From an optimization exercise on the open Yosys and OpenROAD flow, aimed at small area, a short achievable clock period and few clock cycles per item; shortcuts taken in it are not production practice. The series may have gaps, and a smaller design here may also do less where the tests do not look. No functional check of the RTL was part of any run shown here.

Run 1, nets reached from selected ports:
The bar under the picture is 100 µm long.
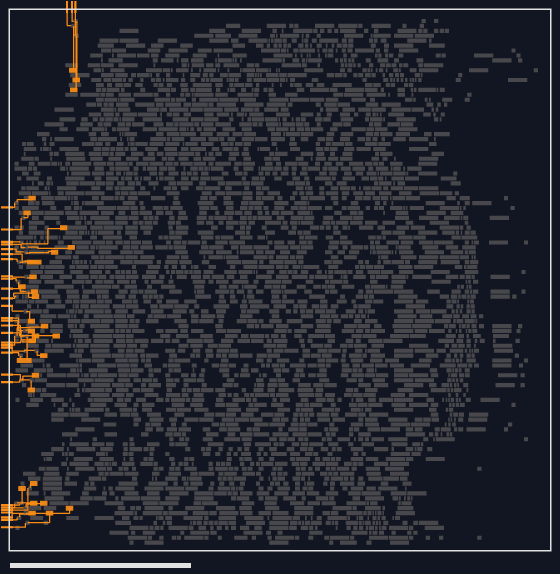
Run 1, routed metal, one colour a layer:
The bar under the picture is 100 µm long. Two of the layers only.
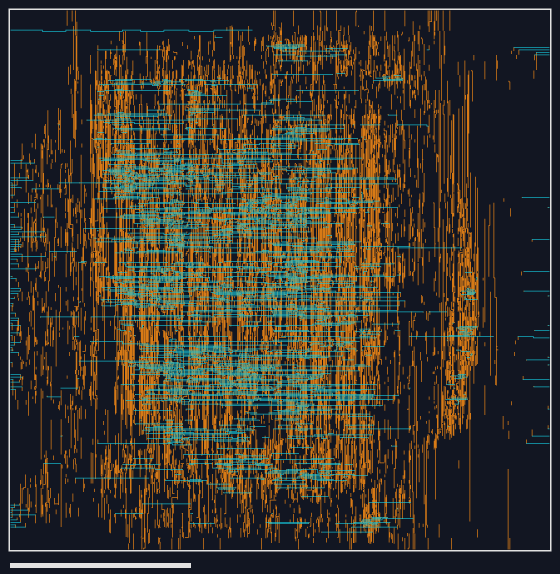
Run 1, clock routing:
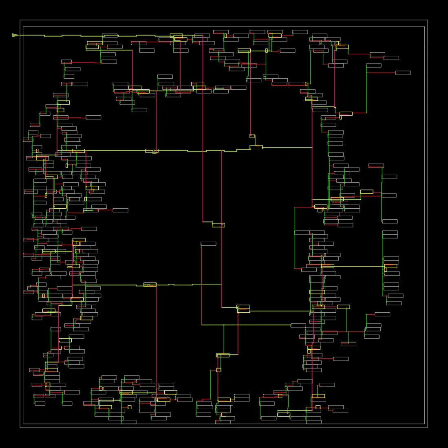
--- flow/design.v: outline only ---
// module mult_ex: 3599 lines
module mult_ex #(
    parameter WIDTH = 32
) (
    input  logic            clk,
    input  logic            rst_n,
    input  logic[WIDTH-1:0] a,
    input  logic[WIDTH-1:0] b,
    output logic[WIDTH-1:0] lo,
    output logic[WIDTH-1:0] hi,
    input  logic           valid_in,
    output logic           ready_out,
    output logic           valid_out,
    input  logic           ready_in
);
  // ...
==> flow/flow/run.sh <==
#!/bin/bash
set -euo pipefail
sed '1s/-noshare /-noshare -noabc /' synth_recipe.tcl > flow_synth.tcl
grep -q -- '-noabc' flow_synth.tcl
bash standard.sh SYNTH_SCRIPT="$PWD/flow_synth.tcl" \
    "BUFFER_PORTS_ARGS=-buffer_cell sky130_fd_sc_hd__buf_4" \
    MATCH_CELL_FOOTPRINT=0 SETUP_SLACK_MARGIN=7.6 finish > standard_flow.log 2>&1
==> flow/standard.sh <==
#!/bin/bash
# synth_recipe.tcl (not shown) runs the flow's synth.tcl, then flattens the netlist and writes it again
# the make line also repeats each setting of config.mk as NAME=value (left out here)
make -C /OpenROAD-flow-scripts/flow DESIGN_CONFIG=/design/flow/config.mk WORK_HOME=/design/flow/orfs CLKGATE_MAP_FILE= SYNTH_SCRIPT=/design/flow/synth_recipe.tcl "${@:-finish}"
==> flow/config.mk <==
export PLATFORM = sky130hd
export DESIGN_NAME = mult_ex
export DESIGN_NICKNAME = mult_ex
export VERILOG_FILES = /design/flow/design.v
export SDC_FILE = /design/flow/constraint.sdc
export NUM_CORES = 4
export LEC_CHECK = 0
export ABC_CLOCK_PERIOD_IN_PS = 3000
export CAP_MARGIN = 20
export CORE_MARGIN = 2
export CORE_UTILIZATION = 40
export SLEW_MARGIN = 20
==> flow/constraint.sdc <==
create_clock -name core_clock -period 11.0 [get_ports {clk}]
set_input_delay 2.2000 -clock core_clock [delete_from_list [all_inputs] [get_ports {clk}]]
set_output_delay 2.2000 -clock core_clock [all_outputs]
set_load 0.01 [all_outputs]
==> reports/results.ini, run 1 <==
[outcome]
outcome=no timing/DRC/antenna violations

[logic_synthesis]
synth-simple-area-share_pct=3.54
synthMuxAreaShare_pct=2.02
yosys_warnings=1
yosys_most_used_dff=edfxtp_1
yosysMostFrequentCell=xnor2_1
synth_cell_types=80
netlist_top_cells_count=xnor2_1, a22oi_1, fa_1
synth_top_family_by_area=adder cells
async_reset_ff_share_pct=1.43
yosys.area.top_type=fa_1
synth-compound-area-share_pct=14.6
synth-seq-cells=350
synthCells=2979
synth_area_leaders=fa_1, edfxtp_1, xnor2_1
synth-seq-area-share_pct=28.4

[critical_path]
cp_num_buf_inv=3
worstPathRequired_ns=11.32
end_kind=register
path_cells=buf_6 -> buf_12 -> clkbuf_16 -> a22oi_2 -> xnor2_2 -> fa_1 -> fa_2 -> fa_2 -> fa_2 -> fa_2
crit_path_frequent_cell=fa_2
cp-start-kind=register
rrSetupSlack_ns=6.96
cp_max_fo=16

[final_layout]
seq_share_pct=21.8
multi_input_area_share_pct=59.6
layout_commonest_cell=xnor2_1
antenna_cells=3
num-multi-input-gates=2181
drive_gt1_share_pct=39.6
buffers=390
multiInputGateArea_um2=26900
largest_reg_flops=64
final_nets=3747
clkbuf_count=58
fillers=7074

[timing]
period_share_pct=36.7
finalHoldViolations=0
setup_viol=0
tns_ns=0
worstMarginPinSlew_ns=0.651
rsz0062_at_grt=yes
timing.final.max_slew_violations=0
finClkSkew_ns=0.0275
hold_ws_ns=0.471
min_period_ns=4.04
slew_headroom_pct=56.6
setup_ws_ns=6.96

[place]
gp_congestion=0.923
place_ws_ns=6.54
post-place-cells=4022
hpwl_um=68700

[grt]
met2_usage_pct=40.7
use_met3_pct=8.03
grt_pass1_wl_um=183000
grt_max_degree=74
grt_pass1_vias=27855

[clocking]
clock_path_buffers=3
cts_max_level=2
clk_pin_slew_worst_paths_ns=0.08
cts-root-buf=clkbuf_16
cts_resized=457
cts_setup_buffers=71

[detailed_routing]
viasPerCell=6.24
routed-wl-met3_um=17000
first_iter_violations=3009
route.top_layer_used=met4

[die]
core.rowCount=107
core_area_um2=85500
dieArea_um2=89100
die_w_um=298

[min_path]
whs_path_depth=1
hp-class=reg2reg

[job]
max_cap_violations=0

Notes on 'nets reached from selected ports' above:
orange -> a  # bits 32, direction input, edge 29 west, 3 north, end cells 32, wire 699 µm
IO Pins: 134
IO buf count: 133

Notes on 'routed metal, one colour a layer' above:
cyan -> M3  # wire length 17,000 µm
orange -> M2  # wire length 54.3 mm
DR WL/cell: 30.3 µm
vias: 26.7k
GRT Util Overall: 27.4%

Notes on 'clock routing' above:
FF+latch count: 350
worst-skew pair later-pin latency: 0.59 ns
TritonCTS Buffers: 42
clock sinks: 350

Run 1, local utilization:
30 x 30 tiles, from black (low) to pale yellow (high), 0 to 100% covered.
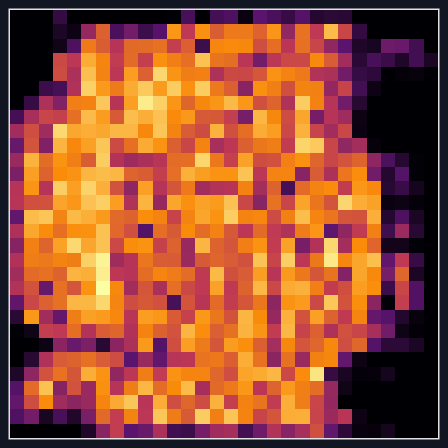

==> run 2: too many edits to list; what changed since run 1 <==
flow/design.v: 3599 -> 4009 lines; modules unchanged: 0
  mult_ex: edited, 3599 -> 4009 lines
==> flow/flow/run.sh (replaced) <==
#!/bin/bash
set -euo pipefail
sed '1s/-noshare /-noshare -noabc /' synth_recipe.tcl > flow_synth.tcl
grep -q -- '-noabc' flow_synth.tcl
bash standard.sh SYNTH_SCRIPT="$PWD/flow_synth.tcl" \
    "BUFFER_PORTS_ARGS=-buffer_cell sky130_fd_sc_hd__buf_4" \
    MATCH_CELL_FOOTPRINT=0 SETUP_SLACK_MARGIN=7.5 finish > standard_flow.log 2>&1
--- a/flow/config.mk
+++ b/flow/config.mk
@@ -9,4 +9,4 @@
 export CAP_MARGIN = 20
 export CORE_MARGIN = 2
-export CORE_UTILIZATION = 40
+export CORE_UTILIZATION = 55
 export SLEW_MARGIN = 20
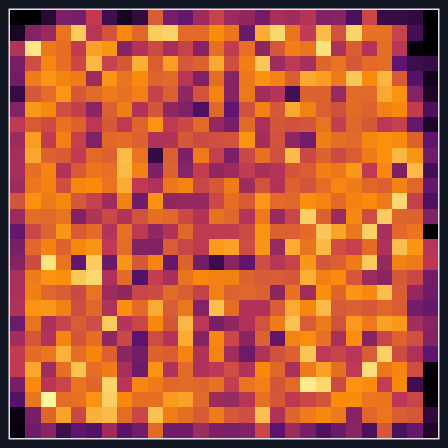
Run 2: local utilization
28 x 28 tiles, from black (low) to pale yellow (high), 0 to 100% covered.
nearly empty tiles = 1.3%
tiles over 75% full = 14%
mean over tiles = 57%
initial core utilization: 55.6%
Finished Core Util: 60.8%
Core Region: 73,100 µm²

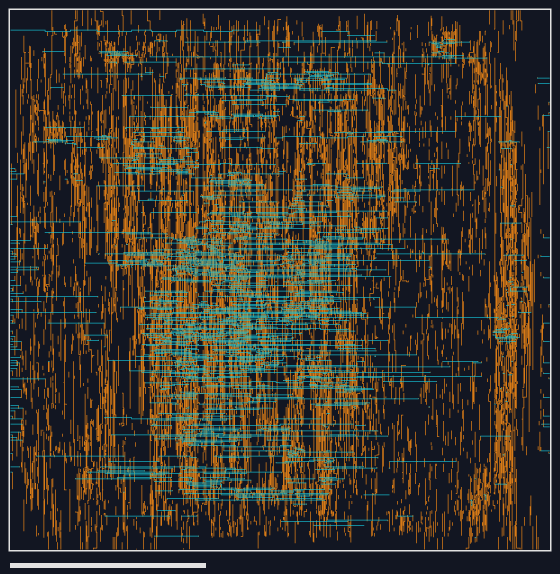
Run 2: routed metal, one colour a layer
The bar under the picture is 100 µm long. Two of the layers only.
cyan -> M3  # wire length 14,500 µm
orange -> M2  # wire length 49.6 mm

==> run 2 against run 1 <==
Area after synthesis grew 17%. Worst setup slack gained 0.58 ns. Routed wire length shrank 10%. First-iteration DRC count grew 8.0%. Cell count shrank 2.7%. Non-clock buffer count shrank 169. Largest cell class unchanged.
==> reports/results.ini, run 2 <==
[final_layout]
seq_share_pct=36.0
drive_gt1_share_pct=12.1
seq_area_um2=16000
finish.instance_area_um2=44500
fillers=5837
antenna_cells=3
largest_reg_flops=64
clk_share_pct=4.39
clkbuf_count=76
final_cell_mix=xnor2_1, a22oi_1, edfxtp_1
final_cells=4159
buffer_area_share_pct=3.85
syn_to_final_growth_pct=9.41
multi_input_area_share_pct=52.0
n_all_inverters=123
layout_commonest_cell=xnor2_1
largest_class=multi-input gates
buffers=221
seq_cell_count=555
multiInputGateArea_um2=23100
num-multi-input-gates=2190
final_nets=3802

[logic_synthesis]
synth-compound-area-share_pct=12.3
synth_top_area_share_pct=35.8
synth_xor_area_share_pct=12.8
synthMuxAreaShare_pct=1.75
synth_area_leaders=edfxtp_1, fa_1, xnor2_1
netlist_top_cells_count=xnor2_1, a22oi_1, edfxtp_1
synth-simple-area-share_pct=2.86
postSynthAreaPerCell_um2=12.8
synth_top_family_by_area=adder cells
yosys.area.top_type=edfxtp_1
async_reset_ff_share_pct=1.08
synth-seq-area-share_pct=39.4
synth_cell_types=71
yosys_warnings=1
synth_fp_nets=3836
synth-edff-count=485
synth_fa_ha_area_share_pct=26.8
synthCells=3184
synth_area_um2=40600
yosysMostFrequentCell=xnor2_1
synth-seq-cells=555
yosys_most_used_dff=edfxtp_1

[critical_path]
r2r_cells=8
worstPathRequired_ns=8.80
path_class=reg2out
crit_arrival_ns=1.26
cp.depth=1
cp_max_fo=1
crit_path_max_incr_delay_ns=0.52
cp_num_buf_inv=1
rrSetupSlack_ns=7.57
cpLargestDelayFamily=flip-flops
cp-start-kind=register
crit_slowest_cell=dfstp_2
end_kind=output port
path_cells=buf_4

[grt]
grt_pass1_vias=28786
grt_pass1_wl_um=176000
grt-ovfl-total=0
met2_usage_pct=44.6
grt_util_met1_pct=44.1
gr-max-usage-layer=met2
grt_max_degree=189
grt_use_total_pct=30.9
antenna_found_initial=3

[timing]
fmax_mhz=289
slew_headroom_pct=33.4
tns_ns=0
timing.final.max_slew_violations=0
period_share_pct=31.4
min_period_ns=3.46
finalHoldViolations=0
setup_ws_ns=7.54
rsz0062_at_grt=no
hold_ws_ns=0.422
finClkSkew_ns=0.0192
worstMarginPinSlew_ns=1.00
setup_viol=0

[die]
die_w_um=276
die_y_um=276
taps=959
io_pins=134
core.rowCount=99
dieArea_um2=76100

[outcome]
outcome=no timing/DRC/antenna violations

[place]
place.port_buffers=133
post-place-cells=4044
hpwl_um=72200
placed_area_um2=42300
gp_congestion=0.874
place_ws_ns=6.57

[detailed_routing]
drc=0
wl_met1_um=48200
ant_nets=0
viasPerCell=6.53
route.top_layer_used=met5
first_iter_violations=3250
routed-wl-met3_um=14500
wl_per_cell_um=28.0
dr_wl_met2_um=49600
drt_first_pass_iters=17

[clocking]
worst_skew_pair.late_latency_ns=0.64
cts_tree=built
cts-root-buf=clkbuf_16
numCtsBuffers=59
clk_pin_slew_worst_paths_ns=0.06
cts_setup_buffers=0
holdBufCountCts=0
cts.sinks=555
clock_path_buffers=3
cts_max_level=2
cts_resized=13

[job]
max_cap_violations=0

[min_path]
whs_path_depth=0
hp-class=reg2reg

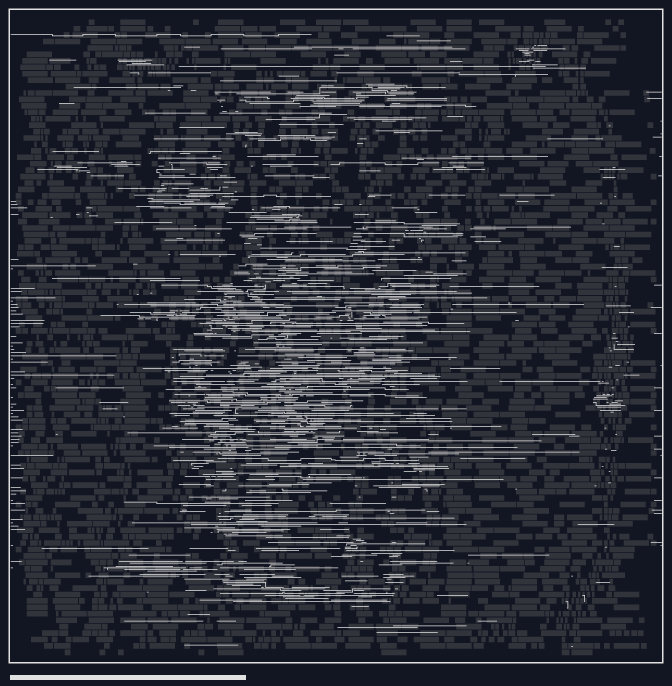
Run 2: signal wires on met3
The bar under the picture is 100 µm long. Cells faint in the background.
wire length on this layer = 14,500 µm
longest straight run = 155 µm
met3 GRT Util: 9.56%
vias: 27.1k
wirelength, routed: 117,000 µm

Run 2, nets reached from selected ports:
The bar under the picture is 100 µm long.
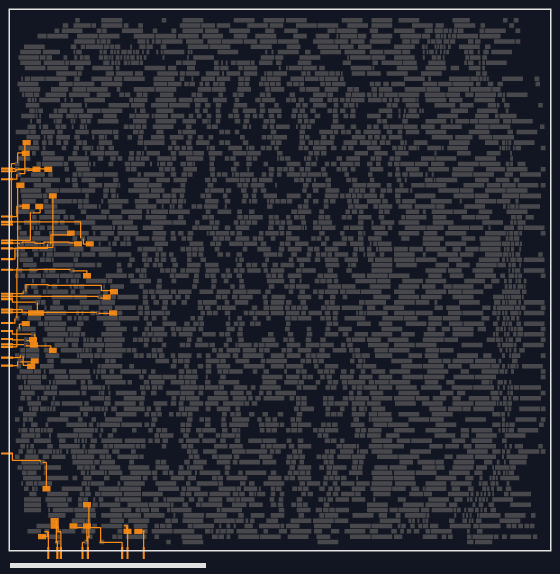

==> inputs of run 3 (changes only) <==
--- a/flow/design.v
+++ b/flow/design.v
@@ -14,3 +14,3 @@
 );
-logic v0, v1, v2, head_v, sk, rdy;
+logic v0, v1, head_v, sk, rdy;
 logic st;
@@ -1874,117 +1874,2 @@
 logic m_c63_0;
-logic n_c0_0;
-logic n_c0_1;
-logic n_c1_0;
-logic n_c2_0;
-logic n_c3_0;
-logic n_c4_0;
-logic n_c5_0;
-logic n_c6_0;
-logic n_c7_0;
-logic n_c8_0;
-logic n_c8_1;
-logic n_c9_0;
-logic n_c9_1;
-logic n_c10_0;
-logic n_c10_1;
-logic n_c11_0;
-logic n_c11_1;
-logic n_c12_0;
-logic n_c12_1;
-logic n_c13_0;
-logic n_c13_1;
-logic n_c14_0;
-logic n_c14_1;
-logic n_c15_0;
-logic n_c15_1;
-logic n_c16_0;
-logic n_c16_1;
-logic n_c17_0;
-logic n_c17_1;
-logic n_c18_0;
-logic n_c18_1;
-logic n_c19_0;
-logic n_c19_1;
-logic n_c20_0;
-logic n_c20_1;
-logic n_c21_0;
-logic n_c21_1;
-logic n_c22_0;
-logic n_c22_1;
-logic n_c23_0;
-logic n_c23_1;
-logic n_c24_0;
-logic n_c24_1;
-logic n_c25_0;
-logic n_c25_1;
-logic n_c26_0;
-logic n_c26_1;
-logic n_c27_0;
-logic n_c27_1;
-logic n_c28_0;
-logic n_c28_1;
-logic n_c29_0;
-logic n_c29_1;
-logic n_c30_0;
-logic n_c30_1;
-logic n_c31_0;
-logic n_c31_1;
-logic n_c32_0;
-logic n_c32_1;
-logic n_c33_0;
-logic n_c33_1;
-logic n_c34_0;
-logic n_c34_1;
-logic n_c35_0;
-logic n_c35_1;
-logic n_c36_0;
-logic n_c36_1;
-logic n_c37_0;
-logic n_c37_1;
-logic n_c38_0;
-logic n_c38_1;
-logic n_c39_0;
-logic n_c39_1;
-logic n_c40_0;
-logic n_c40_1;
-logic n_c41_0;
-logic n_c41_1;
-logic n_c42_0;
-logic n_c42_1;
-logic n_c43_0;
-logic n_c43_1;
-logic n_c44_0;
-logic n_c44_1;
-logic n_c45_0;
-logic n_c45_1;
-logic n_c46_0;
-logic n_c46_1;
-logic n_c47_0;
-logic n_c47_1;
-logic n_c48_0;
-logic n_c48_1;
-logic n_c49_0;
-logic n_c49_1;
-logic n_c50_0;
-logic n_c50_1;
-logic n_c51_0;
-logic n_c51_1;
-logic n_c52_0;
-logic n_c53_0;
-logic n_c53_1;
-logic n_c54_0;
-logic n_c55_0;
-logic n_c55_1;
-logic n_c56_0;
-logic n_c57_0;
-logic n_c57_1;
-logic n_c58_0;
-logic n_c59_0;
-logic n_c59_1;
-logic n_c60_0;
-logic n_c61_0;
-logic n_c61_1;
-logic n_c62_0;
-logic n_c63_0;
-logic n_c63_1;
 assign st = head_v & ~ready_in;
@@ -3632,3 +3517,3 @@
 assign c1628 = (m_c56_0 & m_c56_1) | (m_c56_0 & c1530) | (m_c56_1 & c1530);
-assign res = {n_c63_0, n_c62_0, n_c61_0, n_c60_0, n_c59_0, n_c58_0, n_c57_0, n_c56_0, n_c55_0, n_c54_0, n_c53_0, n_c52_0, n_c51_0, n_c50_0, n_c49_0, n_c48_0, n_c47_0, n_c46_0, n_c45_0, n_c44_0, n_c43_0, n_c42_0, n_c41_0, n_c40_0, n_c39_0, n_c38_0, n_c37_0, n_c36_0, n_c35_0, n_c34_0, n_c33_0, n_c32_0, n_c31_0, n_c30_0, n_c29_0, n_c28_0, n_c27_0, n_c26_0, n_c25_0, n_c24_0, n_c23_0, n_c22_0, n_c21_0, n_c20_0, n_c19_0, n_c18_0, n_c17_0, n_c16_0, n_c15_0, n_c14_0, n_c13_0, n_c12_0, n_c11_0, n_c10_0, n_c9_0, n_c8_0, n_c7_0, n_c6_0, n_c5_0, n_c4_0, n_c3_0, n_c2_0, n_c1_0, n_c0_0} + {n_c63_1, 1'b0, n_c61_1, 1'b0, n_c59_1, 1'b0, n_c57_1, 1'b0, n_c55_1, 1'b0, n_c53_1, 1'b0, n_c51_1, n_c50_1, n_c49_1, n_c48_1, n_c47_1, n_c46_1, n_c45_1, n_c44_1, n_c43_1, n_c42_1, n_c41_1, n_c40_1, n_c39_1, n_c38_1, n_c37_1, n_c36_1, n_c35_1, n_c34_1, n_c33_1, n_c32_1, n_c31_1, n_c30_1, n_c29_1, n_c28_1, n_c27_1, n_c26_1, n_c25_1, n_c24_1, n_c23_1, n_c22_1, n_c21_1, n_c20_1, n_c19_1, n_c18_1, n_c17_1, n_c16_1, n_c15_1, n_c14_1, n_c13_1, n_c12_1, n_c11_1, n_c10_1, n_c9_1, n_c8_1, 1'b0, 1'b0, 1'b0, 1'b0, 1'b0, 1'b0, 1'b0, n_c0_1};
+assign res = {m_c63_0, s1461, m_c61_0, s1533, s1459, s1531, s1457, s1627, s1529, s1625, s1527, s1623, s1525, s1621, s1619, s1617, s1615, s1613, s1611, s1609, s1607, s1605, s1603, s1601, s1599, s1597, s1595, s1593, s1591, s1589, s1587, s1585, s1583, s1581, s1579, s1577, s1575, s1573, s1571, s1569, s1567, s1565, s1563, s1561, s1559, s1557, s1555, s1553, s1551, s1549, s1547, s1545, s1543, s1541, s1539, s1537, s1535, s1463, s1343, m_c4_0, m_c3_0, m_c2_0, m_c1_0, m_c0_0} + {c1462, 1'b0, c1534, 1'b0, c1532, 1'b0, c1628, 1'b0, c1626, 1'b0, c1624, 1'b0, c1622, c1620, c1618, c1616, c1614, c1612, c1610, c1608, c1606, c1604, c1602, c1600, c1598, c1596, c1594, c1592, c1590, c1588, c1586, c1584, c1582, c1580, c1578, c1576, c1574, c1572, c1570, c1568, c1566, c1564, c1562, c1560, c1558, c1556, c1554, c1552, c1550, c1548, c1546, c1544, c1542, c1540, c1538, c1536, 1'b0, 1'b0, 1'b0, 1'b0, 1'b0, 1'b0, 1'b0, m_c0_1};
 logic sk_d;
@@ -3639,3 +3524,2 @@
         v1 <= 1'b0;
-        v2 <= 1'b0;
         head_v <= 1'b0;
@@ -3647,4 +3531,3 @@
             v1 <= v0;
-            v2 <= v1;
-            head_v <= v2;
+            head_v <= v1;
         end
@@ -3890,117 +3773,2 @@
         m_c63_0 <= s1177;
-        n_c0_0 <= m_c0_0;
-        n_c0_1 <= m_c0_1;
-        n_c1_0 <= m_c1_0;
-        n_c2_0 <= m_c2_0;
-        n_c3_0 <= m_c3_0;
-        n_c4_0 <= m_c4_0;
-        n_c5_0 <= s1343;
-        n_c6_0 <= s1463;
-        n_c7_0 <= s1535;
-        n_c8_0 <= s1537;
-        n_c8_1 <= c1536;
-        n_c9_0 <= s1539;
-        n_c9_1 <= c1538;
-        n_c10_0 <= s1541;
-        n_c10_1 <= c1540;
-        n_c11_0 <= s1543;
-        n_c11_1 <= c1542;
-        n_c12_0 <= s1545;
-        n_c12_1 <= c1544;
-        n_c13_0 <= s1547;
-        n_c13_1 <= c1546;
-        n_c14_0 <= s1549;
-        n_c14_1 <= c1548;
-        n_c15_0 <= s1551;
-        n_c15_1 <= c1550;
-        n_c16_0 <= s1553;
-        n_c16_1 <= c1552;
-        n_c17_0 <= s1555;
-        n_c17_1 <= c1554;
-        n_c18_0 <= s1557;
-        n_c18_1 <= c1556;
-        n_c19_0 <= s1559;
-        n_c19_1 <= c1558;
-        n_c20_0 <= s1561;
-        n_c20_1 <= c1560;
-        n_c21_0 <= s1563;
-        n_c21_1 <= c1562;
-        n_c22_0 <= s1565;
-        n_c22_1 <= c1564;
-        n_c23_0 <= s1567;
-        n_c23_1 <= c1566;
-        n_c24_0 <= s1569;
-        n_c24_1 <= c1568;
-        n_c25_0 <= s1571;
-        n_c25_1 <= c1570;
-        n_c26_0 <= s1573;
-        n_c26_1 <= c1572;
-        n_c27_0 <= s1575;
-        n_c27_1 <= c1574;
-        n_c28_0 <= s1577;
-        n_c28_1 <= c1576;
-        n_c29_0 <= s1579;
-        n_c29_1 <= c1578;
-        n_c30_0 <= s1581;
-        n_c30_1 <= c1580;
-        n_c31_0 <= s1583;
-        n_c31_1 <= c1582;
-        n_c32_0 <= s1585;
-        n_c32_1 <= c1584;
-        n_c33_0 <= s1587;
-        n_c33_1 <= c1586;
-        n_c34_0 <= s1589;
-        n_c34_1 <= c1588;
-        n_c35_0 <= s1591;
-        n_c35_1 <= c1590;
-        n_c36_0 <= s1593;
-        n_c36_1 <= c1592;
-        n_c37_0 <= s1595;
-        n_c37_1 <= c1594;
-        n_c38_0 <= s1597;
-        n_c38_1 <= c1596;
-        n_c39_0 <= s1599;
-        n_c39_1 <= c1598;
-        n_c40_0 <= s1601;
-        n_c40_1 <= c1600;
-        n_c41_0 <= s1603;
-        n_c41_1 <= c1602;
-        n_c42_0 <= s1605;
-        n_c42_1 <= c1604;
-        n_c43_0 <= s1607;
-        n_c43_1 <= c1606;
-        n_c44_0 <= s1609;
-        n_c44_1 <= c1608;
-        n_c45_0 <= s1611;
-        n_c45_1 <= c1610;
-        n_c46_0 <= s1613;
-        n_c46_1 <= c1612;
-        n_c47_0 <= s1615;
-        n_c47_1 <= c1614;
-        n_c48_0 <= s1617;
-        n_c48_1 <= c1616;
-        n_c49_0 <= s1619;
-        n_c49_1 <= c1618;
-        n_c50_0 <= s1621;
-        n_c50_1 <= c1620;
-        n_c51_0 <= s1525;
-        n_c51_1 <= c1622;
-        n_c52_0 <= s1623;
-        n_c53_0 <= s1527;
-        n_c53_1 <= c1624;
-        n_c54_0 <= s1625;
-        n_c55_0 <= s1529;
-        n_c55_1 <= c1626;
-        n_c56_0 <= s1627;
-        n_c57_0 <= s1457;
-        n_c57_1 <= c1628;
-        n_c58_0 <= s1531;
-        n_c59_0 <= s1459;
-        n_c59_1 <= c1532;
-        n_c60_0 <= s1533;
-        n_c61_0 <= m_c61_0;
-        n_c61_1 <= c1534;
-        n_c62_0 <= s1461;
-        n_c63_0 <= m_c63_0;
-        n_c63_1 <= c1462;
         head <= res;
--- a/flow/config.mk
+++ b/flow/config.mk
@@ -7,3 +7,3 @@
 export LEC_CHECK = 0
-export ABC_CLOCK_PERIOD_IN_PS = 3000
+export ABC_AREA = 1
 export CAP_MARGIN = 20
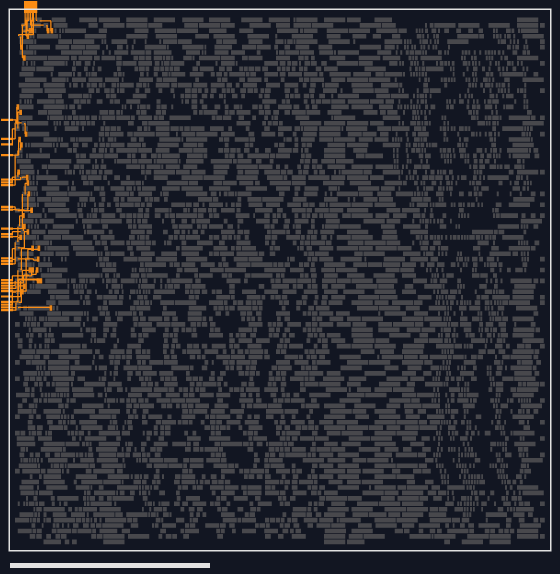
Run 3: nets reached from selected ports
The bar under the picture is 100 µm long.
orange -> a  # bits 32, direction input, edge 25 west, 7 north, end cells 32, wire 550 µm

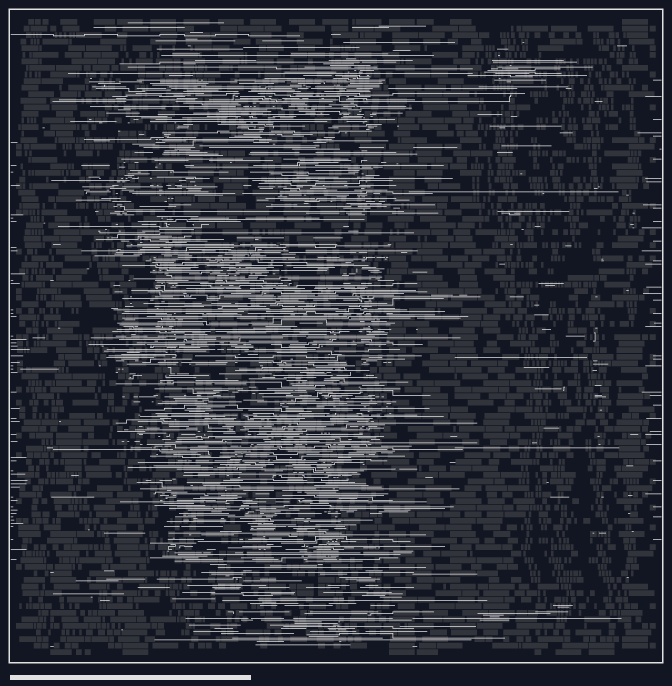
Run 3: signal wires on met3
The bar under the picture is 100 µm long. Cells faint in the background.
main direction = horizontal
longest straight run = 167 µm
wire length on this layer = 21.4 mm
share of all routed wire = 15%

==> run 3 against run 2 <==
Core utilization is 2.2 points higher. Worst setup slack worse by 0.087 ns. Routed wire length is 19% higher. Die area is 4.1% lower. First-iteration DRC count is 25% higher. Cell count is 18% higher. Non-clock buffer count is 28 higher. Fmax is 2.4% lower. Critical path depth is 12 higher. Sequential share of layout area is 7.6 points lower. Critical endpoint is now head[53]. Largest cell class unchanged.
==> reports/results.ini, run 3 <==
[timing]
finClkSkew_ns=0.0369
hold_ws_ns=0.451
worstMarginPinSlew_ns=0.955
timing.final.max_slew_violations=0
finalHoldViolations=0
rsz0062_at_grt=yes
setup_viol=0
period_share_pct=32.2
fmax_mhz=282
tns_ns=0
min_period_ns=3.55
slew_headroom_pct=36.3
setup_ws_ns=7.45

[final_layout]
clkbuf_count=63
buffer_area_share_pct=4.57
clk_share_pct=3.77
finish.instance_area_um2=44100
multi_input_area_share_pct=56.3
n_all_inverters=490
syn_to_final_growth_pct=13.3
seq_share_pct=28.4
largest_reg_flops=64
drive_gt1_share_pct=17.3
final_nets=4564
final_cell_mix=xor2_1, nand2_1, o22ai_1
num-multi-input-gates=2683
antenna_cells=5
largest_class=multi-input gates
seq_cell_count=439
seq_area_um2=12500
final_cells=4896
utilization_pct=63.0
layout_commonest_cell=xor2_1
fillers=5766
multiInputGateArea_um2=24900
buffers=249

[logic_synthesis]
synth_fa_ha_area_share_pct=27.9
synth_top_area_share_pct=28.5
synthCells=3883
synth-seq-area-share_pct=32.1
synth-seq-cells=439
synth_area_um2=39000
yosysMostFrequentCell=nand2_1
netlist_top_cells_count=nand2_1, xor2_1, o22ai_1
synth_xor_area_share_pct=12.9
synth-simple-area-share_pct=10.1
synth_top_family_by_area=adder cells
synth-compound-area-share_pct=9.43
synth_fp_nets=4535
yosys_most_used_dff=edfxtp_1
synth_cell_types=43
synth-edff-count=370
async_reset_ff_share_pct=1.14
yosys_warnings=1
postSynthAreaPerCell_um2=10.0
synth_area_leaders=edfxtp_1, fa_1, xor2_1
synthMuxAreaShare_pct=0
yosys.area.top_type=edfxtp_1

[detailed_routing]
dr_wl_met2_um=57500
viasPerCell=6.34
drt_first_pass_iters=8
route.top_layer_used=met5
routed-wl-met3_um=21400
first_iter_violations=4050
wl_um=139000
wl_met1_um=49200
drc=0
ant_nets=0
vias=31057
wl_per_cell_um=28.3

[critical_path]
rrSetupSlack_ns=7.45
cp.depth=13
end_kind=register
cpLargestDelayFamily=adder cells
cp_num_buf_inv=1
crit_slowest_cell=fa_2
crit_arrival_ns=3.91
cp_max_fo=4
crit_path_max_incr_delay_ns=0.69
path_class=reg2reg
worstPathRequired_ns=11.36
r2r_cells=13
path_cells=fa_2 -> fa_1 -> fa_1 -> ha_4 -> nand2_4 -> nor2_4 -> inv_2 -> nor2_4 -> nand2_2 -> nor2_1 -> nand2_1 -> nand4_1 -> nand2_1
cp-start-kind=register

[die]
taps=940
io_pins=134
dieArea_um2=73000
die_w_um=270
core_area_um2=70000
start_util_pct=55.6
die_y_um=270
core.rowCount=97

[grt]
grt_max_degree=90
grt_pass1_wl_um=203000
grt_pass1_vias=32561
grt_util_met1_pct=45.8
grt-ovfl-total=0
antenna_found_initial=8
grt_use_total_pct=37.7
gr-max-usage-layer=met2
met2_usage_pct=54.8
use_met3_pct=17.6

[clocking]
cts-root-buf=clkbuf_16
numCtsBuffers=49
cts_setup_buffers=13
cts.sinks=439
clk_pin_slew_worst_paths_ns=0.07
clock_path_buffers=3
cts_max_level=2
cts_tree=built
cts_resized=174
worst_skew_pair.late_latency_ns=0.62
holdBufCountCts=0

[outcome]
outcome=no timing/DRC/antenna violations

[place]
placed_area_um2=40700
place_ws_ns=6.25
place.port_buffers=133
gp_congestion=0.937
post-place-cells=4761
hpwl_um=88500

[min_path]
hp-class=reg2reg
whs_path_depth=2

[job]
max_cap_violations=0

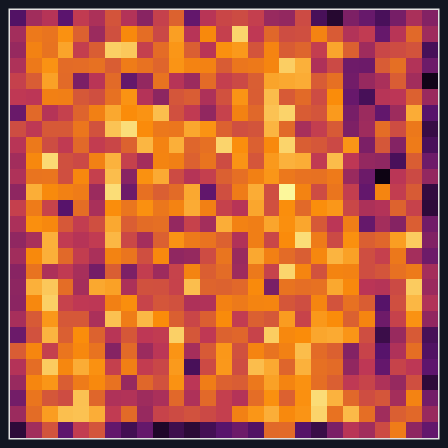
Run 3: local utilization
27 x 27 tiles, from black (low) to pale yellow (high), 0 to 100% covered.
emptiest ninth of the die = north-east
fullest tile = 98%
mean over tiles = 59%
tiles over 75% full = 18%

Run 3, clock routing:
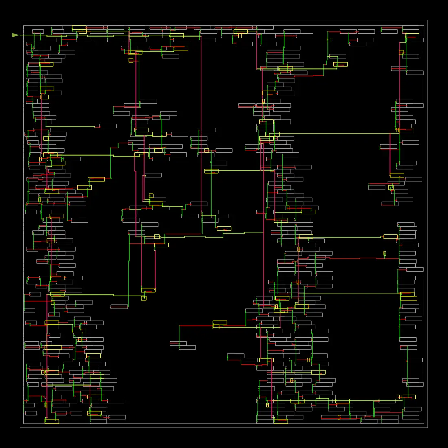

## Run 4: large edit since run 3, in outline
flow/design.v: 3777 -> 4035 lines; modules unchanged: 0
  mult_ex: edited, 3777 -> 4035 lines
==> flow/flow/run.sh (replaced) <==
#!/bin/bash
set -euo pipefail
sed '1s/-noshare /-noshare -noabc /' synth_recipe.tcl > flow_synth.tcl
grep -q -- '-noabc' flow_synth.tcl
bash standard.sh SYNTH_SCRIPT="$PWD/flow_synth.tcl" \
    "BUFFER_PORTS_ARGS=-buffer_cell sky130_fd_sc_hd__buf_2" \
    MATCH_CELL_FOOTPRINT=0 SETUP_SLACK_MARGIN=7.3 finish > standard_flow.log 2>&1
--- a/flow/config.mk
+++ b/flow/config.mk
@@ -6,7 +6,8 @@
 export NUM_CORES = 4
 export LEC_CHECK = 0
-export ABC_AREA = 1
+export ABC_CLOCK_PERIOD_IN_PS = 3000
 export CAP_MARGIN = 20
 export CORE_MARGIN = 2
 export CORE_UTILIZATION = 55
+export CTS_BUF_LIST = sky130_fd_sc_hd__clkbuf_8
 export SLEW_MARGIN = 20
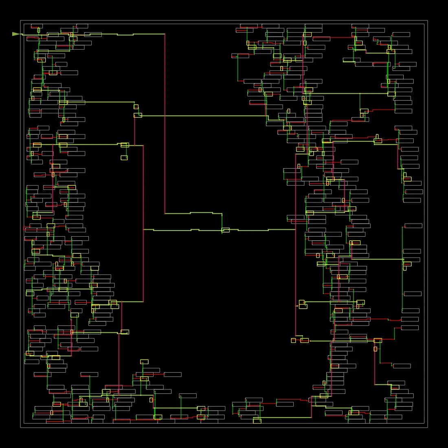
Run 4: clock routing
clock sinks: 386

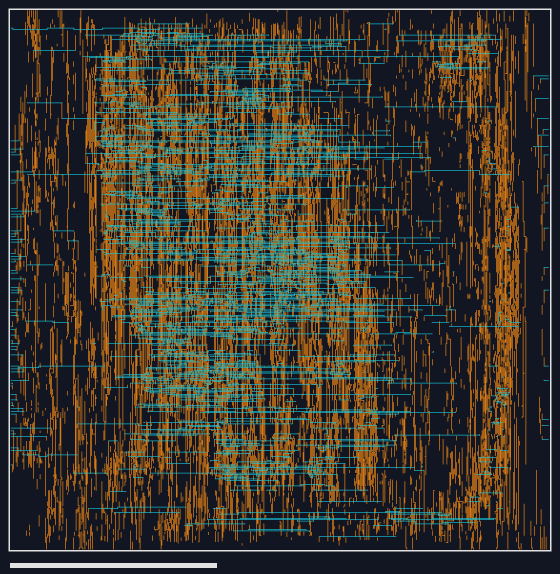
Run 4: routed metal, one colour a layer
The bar under the picture is 100 µm long. Two of the layers only.
cyan -> M3  # wire length 16,900 µm
orange -> M2  # wire length 49.7 mm
wirelength, routed: 117,000 µm
vias: 26.9k
DR WL/cell: 28.6 µm
GRT Util Overall: 34.1%

==> run 4 against run 3 <==
Die area down 6.9%. Global-route usage is 3.6 points lower. Still clean on timing, DRC and antenna. Fmax is 9.1% lower. Largest cell class unchanged. Via count shrank 13%. Final area shrank 8.6%.
==> reports/results.ini, run 4 <==
[outcome]
outcome=no timing/DRC/antenna violations

[critical_path]
r2r_cells=13
cp-start-kind=register
cp.depth=13
rrSetupSlack_ns=7.10
crit_slowest_cell=a2111o_1
path_class=reg2reg
cp_max_fo=4
crit_path_frequent_cell=ha_4
cpLargestDelayFamily=compound AO/OA/AOI/OAI gates
crit_path_max_incr_delay_ns=0.44
path_cells=ha_4 -> xor2_2 -> maj3_2 -> ha_4 -> nand2_2 -> or3_1 -> a21o_4 -> a2111o_1 -> a2111oi_4 -> nor3_2 -> o21ba_2 -> o21a_1 -> xnor2_1
crit_arrival_ns=4.30
end_kind=register
worstPathRequired_ns=11.40
cp_num_buf_inv=0

[timing]
rsz0062_at_grt=yes
slew_headroom_pct=36.0
finalHoldViolations=0
worstMarginPinSlew_ns=0.960
period_share_pct=35.4
timing.final.max_slew_violations=0
hold_ws_ns=0.462
min_period_ns=3.90
finClkSkew_ns=0.0504
fmax_mhz=256
tns_ns=0
setup_viol=0
setup_ws_ns=7.10

[clocking]
worst_skew_pair.late_latency_ns=0.67
cts_tree=built
numCtsBuffers=67
cts_setup_buffers=31
cts_resized=74
clock_path_buffers=3
cts-root-buf=clkbuf_8
clk_pin_slew_worst_paths_ns=0.07
holdBufCountCts=0
cts_max_level=3

[final_layout]
final_nets=3836
largest_class=multi-input gates
final_cell_mix=xnor2_1, a22oi_1, fa_1
buffer_area_share_pct=5.28
final_cells=4094
multi_input_area_share_pct=60.8
finish.instance_area_um2=40300
seq_share_pct=27.1
multiInputGateArea_um2=24500
clk_share_pct=2.98
seq_area_um2=10900
syn_to_final_growth_pct=11.3
drive_gt1_share_pct=16.2
seq_cell_count=386
buffers=276
utilization_pct=61.6
antenna_cells=4
n_all_inverters=123
fillers=5187
layout_commonest_cell=xnor2_1
clkbuf_count=72
largest_reg_flops=64
num-multi-input-gates=2321

[logic_synthesis]
yosys.area.top_type=edfxtp_1
synth-compound-area-share_pct=14.3
synth-seq-area-share_pct=30.2
async_reset_ff_share_pct=1.30
synth_xor_area_share_pct=15.4
synth_top_family_by_area=adder cells
synth_fp_nets=3814
netlist_top_cells_count=xnor2_1, a22oi_1, fa_1
yosys_warnings=1
synth_fa_ha_area_share_pct=29.6
yosys_most_used_dff=edfxtp_1
synth-edff-count=317
synthMuxAreaShare_pct=1.92
synth_area_um2=36200
synth-simple-area-share_pct=3.88
synth_area_leaders=edfxtp_1, fa_1, xnor2_1
synth-seq-cells=386
postSynthAreaPerCell_um2=11.5
synthCells=3153
synth_cell_types=63
yosysMostFrequentCell=xnor2_1
synth_top_area_share_pct=26.3

[min_path]
whs_path_depth=1
hp-class=reg2reg

[place]
placed_area_um2=37400
hpwl_um=70300
gp_congestion=0.899
post-place-cells=3911
place.port_buffers=133
place_ws_ns=6.44

[die]
core.rowCount=94
die_y_um=261
dieArea_um2=68000
taps=864
die_w_um=261
core_area_um2=65500
start_util_pct=55.3
io_pins=134

[grt]
antenna_found_initial=16
gr-max-usage-layer=met2
use_met3_pct=14.5
grt_max_degree=161
grt_pass1_wl_um=172000
grt-ovfl-total=0
met2_usage_pct=48.6
grt_util_met1_pct=46.0
grt_pass1_vias=27995

[detailed_routing]
drc=0
route.top_layer_used=met5
viasPerCell=6.58
wl_met1_um=45800
routed-wl-met3_um=16900
dr_wl_met2_um=49700
ant_nets=0
drt_first_pass_iters=9
first_iter_violations=3081

[job]
max_cap_violations=0

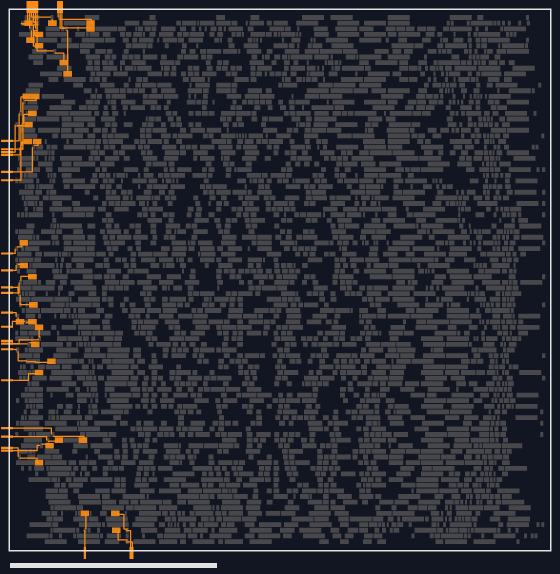
Run 4: nets reached from selected ports
The bar under the picture is 100 µm long.
orange -> a  # bits 32, direction input, edge 20 west, 9 north, 3 south, end cells 32, wire 655 µm

[re-timing with driven ports]
No port has a modelled driver above. Below, the same layouts with a new extraction and two added sets of constraints.
Step 1 (the two cells are an assumption about what drives the block):
set clk [get_ports {clk}]
set_driving_cell -lib_cell sky130_fd_sc_hd__clkbuf_16 $clk
set_driving_cell -lib_cell sky130_fd_sc_hd__buf_2 [delete_from_list [all_inputs] $clk]
Step 2 adds t to the input delays and takes it off the output delays; t is the mean of the earliest and latest rising clock arrival at the registers after step 1. Input paths then give back, and output paths get back, about the clock's delay inside the block.
Three values: ideal ports, drivers, drivers and shift; two values: the first two.
run	shift t [ns]	setup slack, ns	pins driven straight from the clock port
run 1	0.639	6.963 / 6.963 / 6.963	1
run 2	0.696	7.541 / 7.472 / 6.946	1
run 3	0.671	7.455 / 7.455 / 7.268	1
run 4	0.710	7.101 / 7.101 / 6.894	1
After both steps setup and hold are still met in every run listed. The setup slack of run 2, which loses most, moves by -0.069 ns with the drivers and by -0.595 ns with both steps.
